Source: an optimization exercise on an open RTL-to-GDS flow (aim: small area and a short achievable clock period). Production flows keep margins and buffers that such runs may drop. At most, simulation tests tie the RTL to the original design; equivalence was not proved. The series may have gaps, and a smaller design here may also do less where the tests do not look. No functional check of the RTL was part of run 2.

<file path="flow/design.v">
module cla_4bit(
    input  [3:0] a, b,
    input        cin,
    output [3:0] sum,
    output       G, P
);
    wire [3:0] g, p, c;
    assign g = a & b;      
    assign p = a ^ b;      
    assign c[0] = cin;
    assign c[1] = g[0] | (p[0] & c[0]);
    assign c[2] = g[1] | (p[1] & c[1]);
    assign c[3] = g[2] | (p[2] & c[2]);
    assign sum = p ^ c[3:0];
    assign G = g[3] | (p[3] & g[2]) | (p[3] & p[2] & g[1]) | (p[3] & p[2] & p[1] & g[0]);
    assign P = p[3] & p[2] & p[1] & p[0];
endmodule
module cla_32bit_adder(
    input  [31:0] a, b,
    input         cin,
    output [31:0] sum,
    output        cout
);
    wire [7:0] gG, gP;       
    wire [8:0] carry;        
    assign carry[0] = cin;
    genvar i;
    generate
        for (i = 0; i < 8; i = i + 1) begin : CLA_BLOCKS
            cla_4bit cla_block (
                .a   (a[i*4 +: 4]),
                .b   (b[i*4 +: 4]),
                .cin (carry[i]),
                .sum (sum[i*4 +: 4]),
                .G   (gG[i]),
                .P   (gP[i])
            );
            assign carry[i+1] = gG[i] | (gP[i] & carry[i]);
        end
    endgenerate
    assign cout = carry[8];
endmodule
module sub( 
    input  [31:0]        a, 
    input  [31: 0]       b,   
    input                   en,     
    input                   bin,    
    output reg [31:0] result,
    output                 bout     
);
    wire [31:0] g, p;         
    wire [32:0] b_chain;      
    assign b_chain[0] = bin;          
    assign g = (~a) & b;               
    assign p = (~a) | b;               
    genvar i;
    generate
        for (i = 0; i < 32; i = i + 1) begin : borrow_block
            assign b_chain[i+1] = g[i] | (p[i] & b_chain[i]);
        end
    endgenerate
    always @(*) begin
        if (en)
            result = a ^ b ^ b_chain[31:0];  
        else
            result = 32'd0;
    end
    assign bout = b_chain[32];
endmodule
module and_gate(
    input [31:0]           a,
    input [31:0]           b,
    input                     en,
    output reg[31:0]    result
);
    always @(*) begin
       result = (a & b) & {32{en}};
    end
endmodule
module not_gate(
    input [31:0]a,
    input en,
    output [31:0]result
);
   assign result = (~a) &  {32{en}};
endmodule
module or_gate(
    input  [31:0] a, b,
    input         en,
    output [31:0] result
);
    assign result = (a | b) & {32{en}};
endmodule
module nor_gate(
    input  [31:0] a, b,
    input         en,
    output [31:0] result
);
    assign result = (~(a | b)) & {32{en}};
endmodule
module nand_gate(
    input [31:0]a,b,
    input en,
    output [31:0]result
);
   assign result = (~(a & b)) &  {32{en}};
endmodule
module xor_gate(
    input [31:0]a,b,
    input en,
    output [31:0]result
);
       assign result = (a ^ b) & {32{en}};
endmodule
module xnor_gate(
    input [31:0]a,b,
    input en,
    output [31:0]result
);
     assign  result = (~(a ^ b))& {32{en}};
endmodule
module b_mul (
    input  [31:0] a,   
    input  [31:0] b,   
    output [63:0] result
);
    reg signed [63:0] A, S;
    reg signed [64:0] P;
    integer i;
    always @(*) begin
        A = { {32{a[31]}}, a };          
        S = { {32{~a[31]}}, (~a + 1'b1) };  
        P = { 32'b0, b, 1'b0 };          
        for (i = 0; i < 32; i = i + 1) begin
            case (P[1:0])
                2'b01: P[64:33] = P[64:33] + A;  
                2'b10: P[64:33] = P[64:33] + S;  
                default: ;  
            endcase
            P = { P[64], P[64:1] };
        end
    end
    assign result = P[64:1];  
endmodule
module nr_div(
    input  [31:0] a,     
    input  [31:0] b,     
    input         en,    
    output reg [31:0] result  
);
    integer i;
    reg [33:0] A;        
    reg [31:0] M;        
    reg [31:0] Q;        
    always @(*) begin
        i = 0;
        A = 34'd0;
        M = 32'd0;
        Q = 32'd0;
        if (en) begin
            if (b == 0) begin
                result = 32'hFFFFFFFF; 
            end else begin
                A = 34'd0;
                Q = a;
                M = b;
                for (i = 0; i < 32; i = i + 1) begin
                    {A, Q} = {A, Q} << 1;
                    if (A[33] == 0)
                        A = A - M;
                    else
                        A = A + M;
                    if (A[33] == 0)
                        Q[0] = 1'b1;
                    else
                        Q[0] = 1'b0;
                end
                if (A[33] == 1)
                    A = A + M;
                result = Q;  
            end
        end else begin
            result = 32'd0;
        end
    end
endmodule
module equal(
    input [31:0]a,b,
    input en,
    output reg[31:0]result
);
    always @(*) begin
        if(en)begin
            result = (a == b) ? 1 : 0;    
        end else begin
            result = 32'd0;  
        end
    end
endmodule
module greater(
    input [31:0]a,b,
    input en,
    output reg[31:0]result
);
    always @(*) begin
        if(en)begin
            result = (a > b) ? 1 : 0;    
        end else begin
            result = 32'd0;  
        end
    end
endmodule
module l_shift(
    input [31:0]a,
    input en,
    output reg[31:0]result
);
    always @(*) begin
        if(en)begin
            result = a << 1;    
        end else begin
            result = 32'd0;  
        end
    end
endmodule
module r_shift(
    input [31:0]a,
    input en,
    output reg[31:0]result
);
    always @(*) begin
        if(en)begin
            result = a >> 1;    
        end else begin
            result = 32'd0;  
        end
    end
endmodule
module flags(
    input [31:0] a, b, result,
    input cout, bout,            
    input [3:0] sel,             
    output zero,
    output sign,
    output parity,
    output overflow,
    output carry
);
    assign zero = (result == 32'b0);
    assign sign = result[31];
    assign parity = ~(^result);
    assign overflow = (sel == 4'b0000) ? 
                        ((a[31] & b[31] & ~result[31]) | (~a[31] & ~b[31] & result[31])) :
                      (sel == 4'b0001) ? 
                        ((a[31] & ~b[31] & ~result[31]) | (~a[31] & b[31] & result[31])) :
                      1'b0;
    assign carry = (sel == 4'b0000) ? cout :
                   (sel == 4'b0001) ? bout :
                   1'b0;
endmodule
module alu(
    input [31:0]         a,b,
    input [3:0]           opcode,
    input                   cin,bin,en,
    output [31:0]       sum,diff,
    output reg [31:0] result,
    output                 cout,bout,
    output                 zero,sign,carry,overflow,parity
);
    wire [31:0] andout,orout,notout,norout,nandout,xorout,xnorout,mul,div,eq,gr,ls,rs ;
    wire [63:0] mul_full;
    cla_32bit_adder             a1(.a(a),.b(b),.cin(cin),.sum(sum),.cout(cout));
    sub                               a2(.a(a),.b(b),.bin(bin),.result(diff),.bout(bout),.en(en));
    and_gate    a4(.a(a),.b(b),.result(andout),.en(en));
    not_gate     a3(.a(a),.result(notout),.en(en));
    or_gate      a5(.a(a),.b(b),.result(orout),.en(en));
    nor_gate    a6(.a(a),.b(b),.result(norout),.en(en));
    nand_gate  a7(.a(a),.b(b),.result(nandout),.en(en));
    xor_gate    a8(.a(a),.b(b),.result(xorout),.en(en));
    xnor_gate  a9(.a(a),.b(b),.result(xnorout),.en(en));
    b_mul       a10(.a(a),.b(b),.result(mul_full));
    assign mul = mul_full[31:0];
    nr_div       q11(.a(a),.b(b),.result(div),.en(en));
    equal        q12(.a(a),.b(b),.result(eq),.en(en));
    greater     q13(.a(a),.b(b),.result(gr),.en(en));
    l_shift       q14(.a(a),.result(ls),.en(en));
    r_shift       q15(.a(a),.result(rs),.en(en));
    flags u_flags(.a(a), .b(b), .result(result), .cout(cout), .bout(bout), .sel(opcode), .zero(zero), .sign(sign), .parity(parity), .overflow(overflow), .carry(carry));
    always@(*) begin
        if (en) begin
            case(opcode)
                4'd0    : result = sum;
                4'd1    : result = diff;
                4'd2    : result = notout;
                4'd3    : result = andout;
                4'd4    : result = orout;
                4'd5    : result = norout;
                4'd6    : result = nandout;
                4'd7    : result = xorout;
                4'd8    : result = xnorout;
                4'd9    : result = mul;
                4'd10    : result = div;
                4'd11    : result = eq;
                4'd12    : result = gr;
                4'd13    : result = ls;
                4'd14    : result = rs;
                default : result = 32'b0;  
            endcase
        end else begin
            result = 32'b0;
        end
    end
endmodule
module alu_top(
    input             clk,
    input      [31:0] a,
    input      [31:0] b,
    input      [3:0]  opcode,
    input             cin,
    input             bin,
    input             en,
    output reg [31:0] sum,
    output reg [31:0] diff,
    output reg [31:0] result,
    output reg        cout,
    output reg        bout,
    output reg        zero,
    output reg        sign,
    output reg        carry,
    output reg        overflow,
    output reg        parity
);
    reg [31:0] a_q, b_q;
    reg [3:0]  opcode_q;
    reg        cin_q, bin_q, en_q;
    wire [31:0] sum_w, diff_w, result_w;
    wire        cout_w, bout_w, zero_w, sign_w, carry_w, overflow_w, parity_w;
    alu u_alu(
        .a(a_q), .b(b_q), .opcode(opcode_q),
        .cin(cin_q), .bin(bin_q), .en(en_q),
        .sum(sum_w), .diff(diff_w), .result(result_w),
        .cout(cout_w), .bout(bout_w),
        .zero(zero_w), .sign(sign_w), .carry(carry_w),
        .overflow(overflow_w), .parity(parity_w)
    );
    always @(posedge clk) begin
        a_q      <= a;
        b_q      <= b;
        opcode_q <= opcode;
        cin_q    <= cin;
        bin_q    <= bin;
        en_q     <= en;
        sum      <= sum_w;
        diff     <= diff_w;
        result   <= result_w;
        cout     <= cout_w;
        bout     <= bout_w;
        zero     <= zero_w;
        sign     <= sign_w;
        carry    <= carry_w;
        overflow <= overflow_w;
        parity   <= parity_w;
    end
endmodule
</file>
<file path="flow/run.sh">
#!/bin/bash
# synth_recipe.tcl (not shown) runs the flow's synth.tcl, then flattens the netlist and writes it again
# the make line also repeats each setting of config.mk as NAME=value (left out here)
make -C /OpenROAD-flow-scripts/flow DESIGN_CONFIG=/design/flow/config.mk WORK_HOME=/design/flow/orfs CLKGATE_MAP_FILE= SYNTH_SCRIPT=/design/flow/synth_recipe.tcl finish
</file>
<file path="flow/config.mk">
export PLATFORM = sky130hd
export DESIGN_NAME = alu_top
export DESIGN_NICKNAME = alu_top
export VERILOG_FILES = /design/flow/design.v
export SDC_FILE = /design/flow/constraint.sdc
export NUM_CORES = 4
export LEC_CHECK = 0
export CAP_MARGIN = 20
export CORE_MARGIN = 2
export CORE_UTILIZATION = 30
export SLEW_MARGIN = 20
</file>
<file path="flow/constraint.sdc">
create_clock -name core_clock -period 125.0 [get_ports {clk}]
set_input_delay 25.0000 -clock core_clock [delete_from_list [all_inputs] [get_ports {clk}]]
set_output_delay 25.0000 -clock core_clock [all_outputs]
set_load 0.01 [all_outputs]
</file>
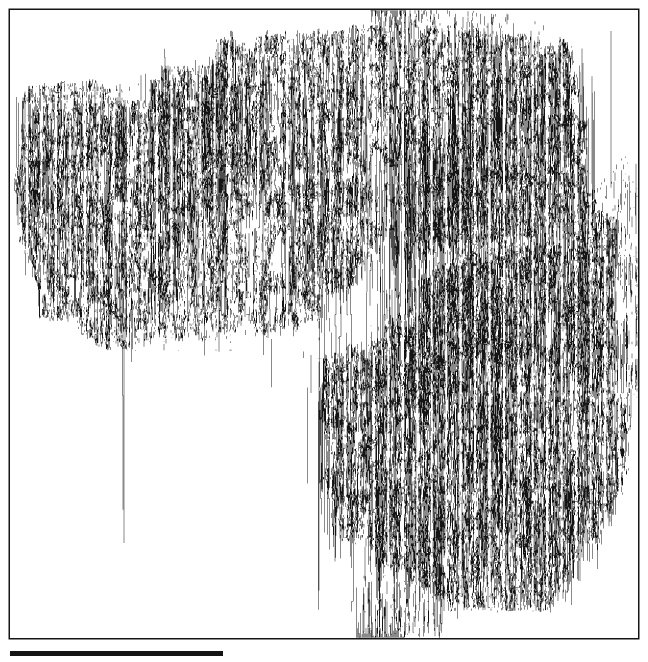
**Above:** run 1 (the metal 2 layer).
Bar = 200 µm.
main direction: vertical
longest straight run: 215 µm

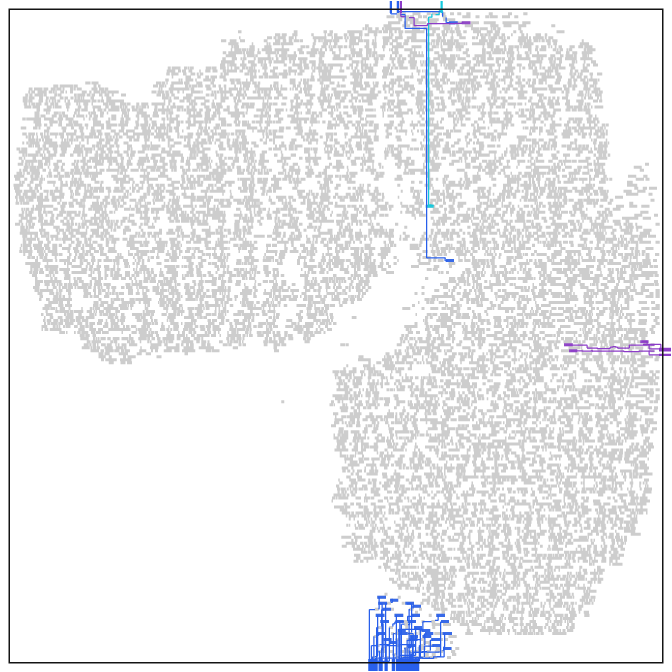
**Above:** run 1 (nets reached from selected ports).
[opcode] purple | bits: 4 | direction: input | end cells: 4 | buffers: 4 | wire: 296 µm
[a] blue | bits: 32 | direction: input | end cells: 32 | buffers: 32 | wire: 1610 µm
[parity] cyan | bits: 1 | direction: output | end cells: 1 | buffers: 1 | wire: 190 µm

==> impl_metrics.py, run 1 <==
metrics = {
    "sta": {
        "finalMaxSlewViolations": 0,
        "period_share_pct": 94.50,
        "hold_violations": 0,
        "max_freq_mhz": 8.466,
    },
    "clock_tree": {
        "clkTransAtPathRegs_ns": 0.08,
        "cts_tree": "yes",
    },
    "worst_setup_path": {
        "startpoint": "b_q[3]$_DFF_P_",
        "endpoint": "parity$_DFF_P_",
        "max_stage_delay_ns": 0.51,
        "path_class": "flop to flop",
    },
    "synth": {
        "synth_top_family_by_area": "compound AO/OA/AOI/OAI gates",
        "syn-num-nets": 16520,
        "synth_cell_types": 111,
        "postSynthAreaPerCell_um2": 7.011,
        "ys.flop_type": "dfxtp_1",
        "synth.area.top_cells": "ha_1 (20%), xnor2_1 (19%), nor2_1 (6.1%)",
    },
    "cells_and_area": {
        "seq_area_um2": 3495,
        "drive_gt1_share_pct": 6.718,
        "final_cell_mix": "xnor2_1 (2237), nor2_1 (1667), ha_1 (1660), nand2_1 (1541), a21oi_1 (1101)",
        "fillers": 36960,
    },
    "global_routing": {
        "grt_pass1_vias": 101800,
        "grt_max_degree": 52,
    },
    "status": {
        "outcome": "no timing/DRC/antenna violations",
    },
    "placed_design": {
        "place.gp.congestion": 1.072,
    },
    "die": {
        "die_x_um": 589.5,
    },
    "routing": {
        "wl_per_cell_um": 26.98,
    },
    "hold_path": {
        "hold_path.class": "flop to flop",
    },
}
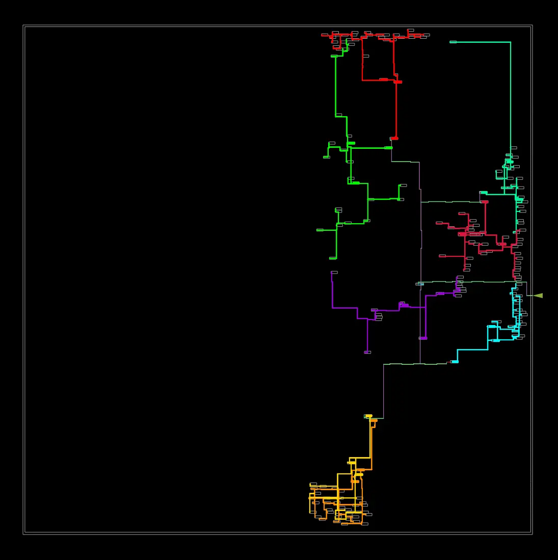
**Above:** run 1 (the clock tree on the layout).
CTS root buf: clkbuf_16
FFs & Latches: 173
htree depth: 4
TritonCTS Buffers: 25
clk sinks: 173

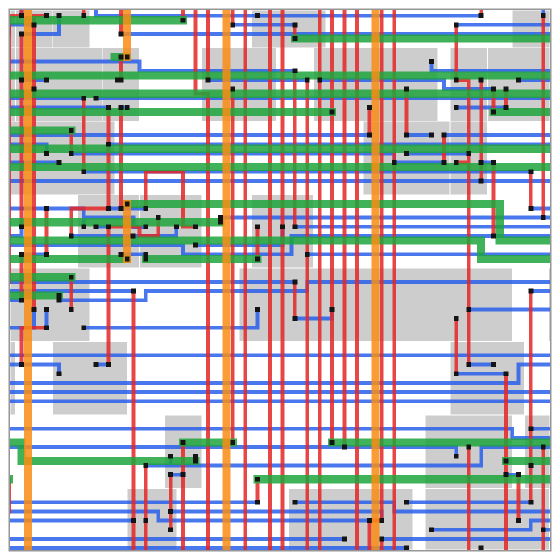
**Above:** run 1 (zoomed window).
Window x 285 to 305, y 403 to 423 µm. Cells in grey, sequential cells in the stronger grey; small squares are vias.
[metal 4] orange
[metal 2] red
[metal 3] green
[metal 1] blue
cells with their middle in the window: 25
sequential cells in the window: 0
most frequent: xnor2_1 (5), buf_4 (4)

[run 1: metrics by stage]
| step | hold WS (ns) | setup slack, ns |
|---|---|---|
| floorplan | 0.5228 | 6.795 |
| global placement | 0.7843 | -3.256 |
| detailed placement | 0.7730 | -3.264 |
| CTS | 0.7820 | 0.03300 |
| global route | 0.8057 | -0.2479 |
| finish | 0.7885 | 6.881 |
[run 1: registers in the layout, indices dropped and copies added, names as in the netlist, 4 cells and up]
| register | count |
|---|---|
| opcode_q | 4 |
| result | 32 |
| diff | 32 |
| a_q | 32 |
| b_q | 32 |
| sum | 32 |
[run 1: worst max path at each step]
stage | start | to | slack [ns] | depth (start not counted)
2_1_floorplan | b_q[5]$_DFF_P_ | parity$_DFF_P_ | 6.79 | 564
3_3_place_gp | b_q[3]$_DFF_P_ | parity$_DFF_P_ | -3.26 | 547
[run 1: final cells by class]
type / count / area share (%)
antenna: 127 / 0.2791
clock buffer: 28 / 0.5857
clock inverter: 4 / 0.04285
inverter: 523 / 1.724
multi-input combinational: 13340 / 84.44
sequential: 173 / 3.069
tap: 4557 / 5.007
timing repair buffer: 659 / 4.850
[run 1: layer usage]
metal	global-route usage, %	share of wire (%)
met1	38.23	41
met2	41.26	40
met3	6.562	12
met4	18.06	7.5
met5	0.01368	0.040
[run 1: repair_timing]
action	in CTS	in global routing
resized for setup	31	160
setup endpoints to repair	4	5
endpoints found under the hold margin	0	0
pin swaps	4	43
buffers inserted	6	25
cloned	0	1
[run 1: cell families after synthesis]
family,Yosys count
flops,173
simple gates,4864
mux,119
fa+ha+maj,1777
buf+inv,1163
xor+xnor,2609
compound gates,3966
**Run 1: placement by cell class**

Bar = 200 µm. Fill, decap, tap and diode cells in grey.
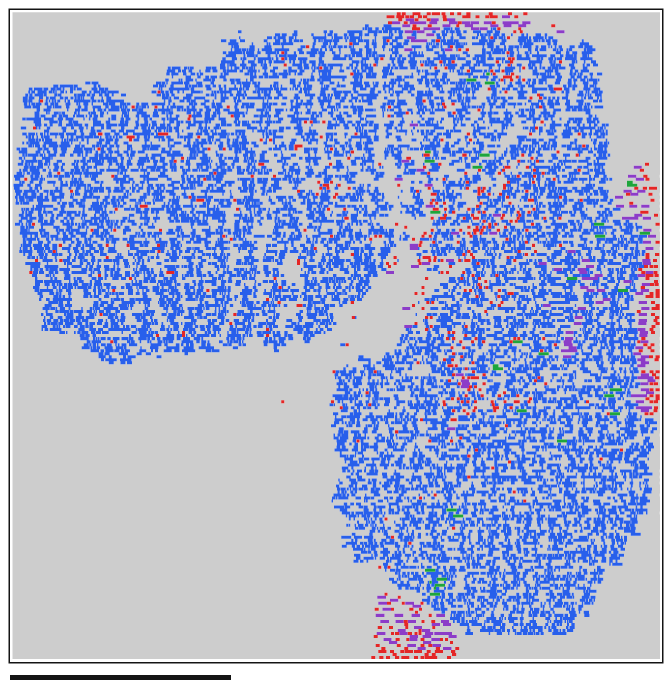

## Run 2: large edit since run 1, in outline
flow/design.v: 364 -> 3391 lines; modules unchanged: 0
  alu_top: edited, 51 -> 3391 lines
  removed: cla_4bit, cla_32bit_adder, sub, and_gate, not_gate, or_gate, nor_gate, nand_gate, xor_gate, xnor_gate, b_mul, nr_div, equal, greater, l_shift, r_shift, flags, alu
==> flow/flow/run.sh (new file) <==
#!/bin/bash
# The standard layout (standard.sh) with two changes:
#  - synthesis skips the adder-cell step (extract_fa + ADDER_MAP_FILE), so ABC maps the
#    adders of the divide/multiply array itself;
#  - up to clock-tree synthesis, repair_timing aims for SETUP_SLACK_MARGIN ns of setup slack
#    instead of 0, so it sizes the long divider paths even though they meet the 125 ns clock.
# Routing and the rest run as in the standard flow.
set -euo pipefail
bash standard.sh ADDER_MAP_FILE= SETUP_SLACK_MARGIN=84 cts > orfs_make_cts.log 2>&1
bash standard.sh ADDER_MAP_FILE= finish > orfs_make_finish.log 2>&1
==> flow/standard.sh (new file) <==
#!/bin/bash
# synth_recipe.tcl (not shown) runs the flow's synth.tcl, then flattens the netlist and writes it again
# the make line also repeats each setting of config.mk as NAME=value (left out here)
make -C /OpenROAD-flow-scripts/flow DESIGN_CONFIG=/design/flow/config.mk WORK_HOME=/design/flow/orfs CLKGATE_MAP_FILE= SYNTH_SCRIPT=/design/flow/synth_recipe.tcl "${@:-finish}"
--- a/flow/config.mk
+++ b/flow/config.mk
@@ -6,6 +6,8 @@
 export NUM_CORES = 4
 export LEC_CHECK = 0
+export ABC_AREA = 1
 export CAP_MARGIN = 20
 export CORE_MARGIN = 2
-export CORE_UTILIZATION = 30
+export CORE_UTILIZATION = 55
+export PLACE_DENSITY = 0.7
 export SLEW_MARGIN = 20
removed: flow/run.sh
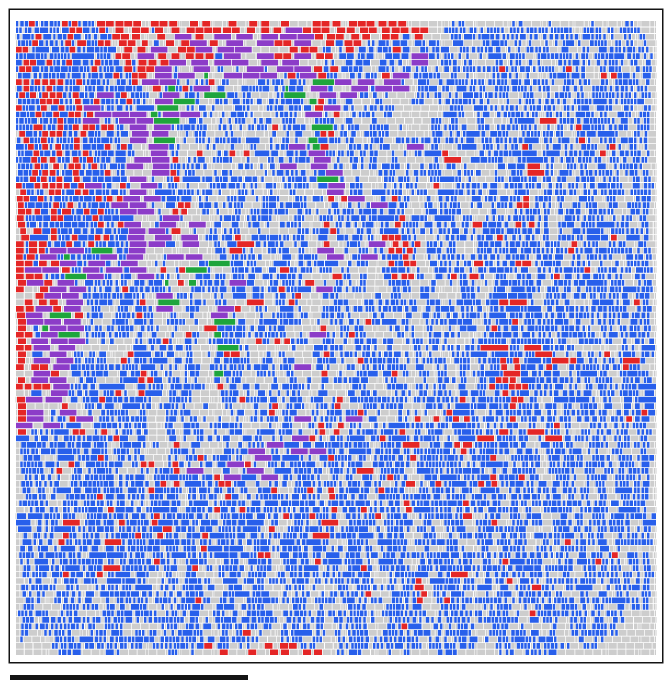
**Above:** run 2 (placement by cell class).
Bar = 100 µm. Fill, decap, tap and diode cells in grey.
[flops] purple | cells: 191 | share of their area: 8.3%
[combinational and other logic] blue | cells: 7021 | share of their area: 79%
[clock drivers and dummy loads] green | cells: 31 | share of their area: 1.2%
[other buffers and delay cells] red | cells: 590 | share of their area: 11%

==> impl_metrics.py, run 2 <==
metrics = {
    "status": {
        "outcome": "no timing/DRC/antenna violations",
    },
    "synth": {
        "syn-num-nets": 7456,
        "synth_top_family_by_area": "simple AND/OR/NAND/NOR gates",
        "postSynthAreaPerCell_um2": 5.418,
        "ys.flop_type": "dfxtp_1",
        "synth_cell_types": 82,
        "yosys.area_share.adder_pct": 0.05004,
        "synth.area.top_cells": "nand2_1 (26%), nand3_1 (13%), dfxtp_1 (9.6%)",
    },
    "worst_setup_path": {
        "crit_top_cell": "nand3_2",
        "crit_required_ns": 125.33,
        "max_stage_delay_ns": 0.42,
    },
    "clock_tree": {
        "cts_htree_levels": 4,
        "clock_sinks": 191,
        "clkTransAtPathRegs_ns": 0.07,
        "cts_root_buf": "clkbuf_16",
        "cts_tree": "yes",
        "numCtsBuffers": 17,
    },
    "sta": {
        "max_freq_mhz": 22.96,
        "holdWs_ns": 0.5640,
        "finalMaxSlewViolations": 0,
    },
    "cells_and_area": {
        "drive_gt1_share_pct": 24.74,
        "layout.cells.most_common": "nand2_1",
    },
    "global_routing": {
        "grt_max_degree": 50,
        "grt_use_total_pct": 46.08,
    },
    "placed_design": {
        "place.gp.congestion": 1.048,
    },
    "hold_path": {
        "hold_path.class": "flop to flop",
    },
    "die": {
        "core_um2": 71730,
    },
    "routing": {
        "firstDrtPassIters": 7,
    },
}
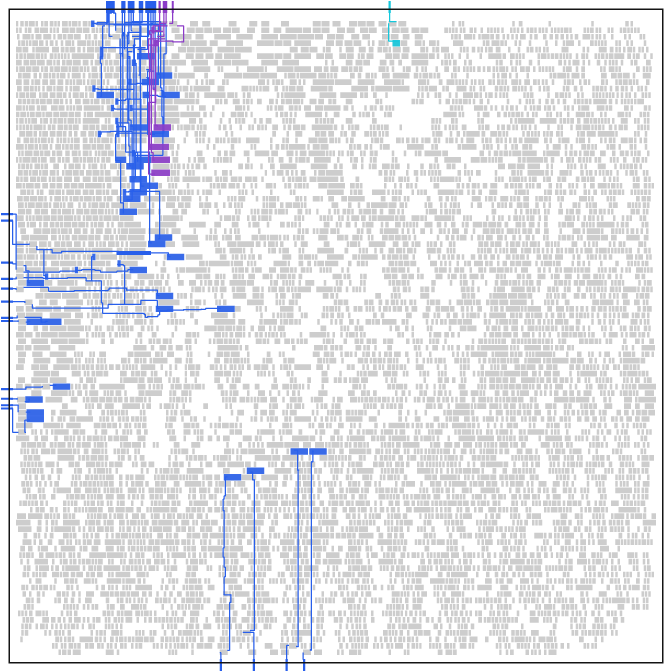
**Above:** run 2 (nets reached from selected ports).
[opcode] purple | bits: 4 | direction: input | end cells: 6 | buffers: 4 | wire: 292 µm
[a] blue | bits: 32 | direction: input | end cells: 54 | buffers: 32 | wire: 2120 µm
[parity] cyan | bits: 1 | direction: output | end cells: 1 | buffers: 1 | wire: 19.1 µm

[run 2: cell count changes after synthesis, moves of 253 or more]
cell / delta
a21oi_1: -973
nand2_1: +1177
ha_1: -1662
xnor2_1: -2201
xor2_1: -261
o21a_1: -261
a21o_1: -380
o21ai_0: -663
nand3_1: +751
nor2_1: -1283
nand2_2: +410
nor3_1: -253
clkbuf_1: -456
[run 2: kinds of logic after synthesis]
group                      Yosys count
buffers and inverters             1192
DFF                                191
AOI/OAI and AO/OA                  732
adders and majority gates            2
muxes                                1
xor gates and xnor gates           142
and+or+nand+nor                   5124
[run 2: path summary, 6_finish.rpt]
| check | from | end | slack [ns] | cells after the start |
|---|---|---|---|---|
| max | b[21] | rk_q[6]$_DFF_P_ | 81.44 | 152 |
| min | cin_q$_DFF_P_ | sum[0]$_DFF_P_ | 0.56 | 1 |
| max reg2reg | b_q[30]$_DFF_P_ | result[23]$_DFF_P_ | 82.48 | 471 |
| min reg2reg | cin_q$_DFF_P_ | sum[0]$_DFF_P_ | 0.56 | 1 |
[run 2: area by class of cell]
type,count,area (µm²)
clock buffer,18,429.2
timing repair inverter,3,25.02
timing repair buffer,590,5251
tap,950,1189
multi-input combinational,6046,32110
antenna,2,5.005
fill,6951,24500
clock inverter,13,130.1
sequential,191,3836
inverter,972,4253
[run 2: what timing repair did]
item,CTS,global route
resized for setup,494,0
hold endpoints to repair,0,0
hold buffers,0,0
endpoints found under the setup margin,44,0
setup buffers,346,0
[run 2: layer usage]
layer	GRT usage (%)	vias up	part of all wire, %
li1	-	24550	-
met2	71.13	3215	42
met4	33.12	12	8.6
met3	11.04	945	12
met1	55.91	23040	38
met5	0	-	0.049
[run 2: through the flow]
step                      setup slack, ns  cells  area, µm²
after floorplan                     84.07   7384      40010
after global placement              76.91   8357      41270
after detailed placement            75.36   8357      41270
after CTS                           83.69   8783      47230
after global routing                77.94   8783      47230
final                               81.44   8785      47230

static timing again, ports no longer ideal:
Ports are ideal in the flow. The routed layouts listed here were re-timed in OpenROAD. Step 1: set_driving_cell puts a clkbuf_16 on clk and a buf_2 on each other input, an assumption about the parent block. Step 2 times the ports against the registers' clock, not the clock port: input delays grow and output delays shrink by t, the midpoint of the rising clock arrivals with the driver on. a / b / c = ideal / step 1 / step 2; a / b = the first two.
run | t, ns | slack for setup (ns) | worst data-port slew with drivers (ns)
run 1 | 0.607 | 6.881 / 6.881 / 6.881 | 0.12
run 2 | 0.504 | 81.443 / 81.480 / 80.976 | 0.04
After both steps every run listed still meets setup and hold. For run 2, which loses most, drivers alone change the setup slack by +0.037 ns; drivers and shift together by -0.467 ns.
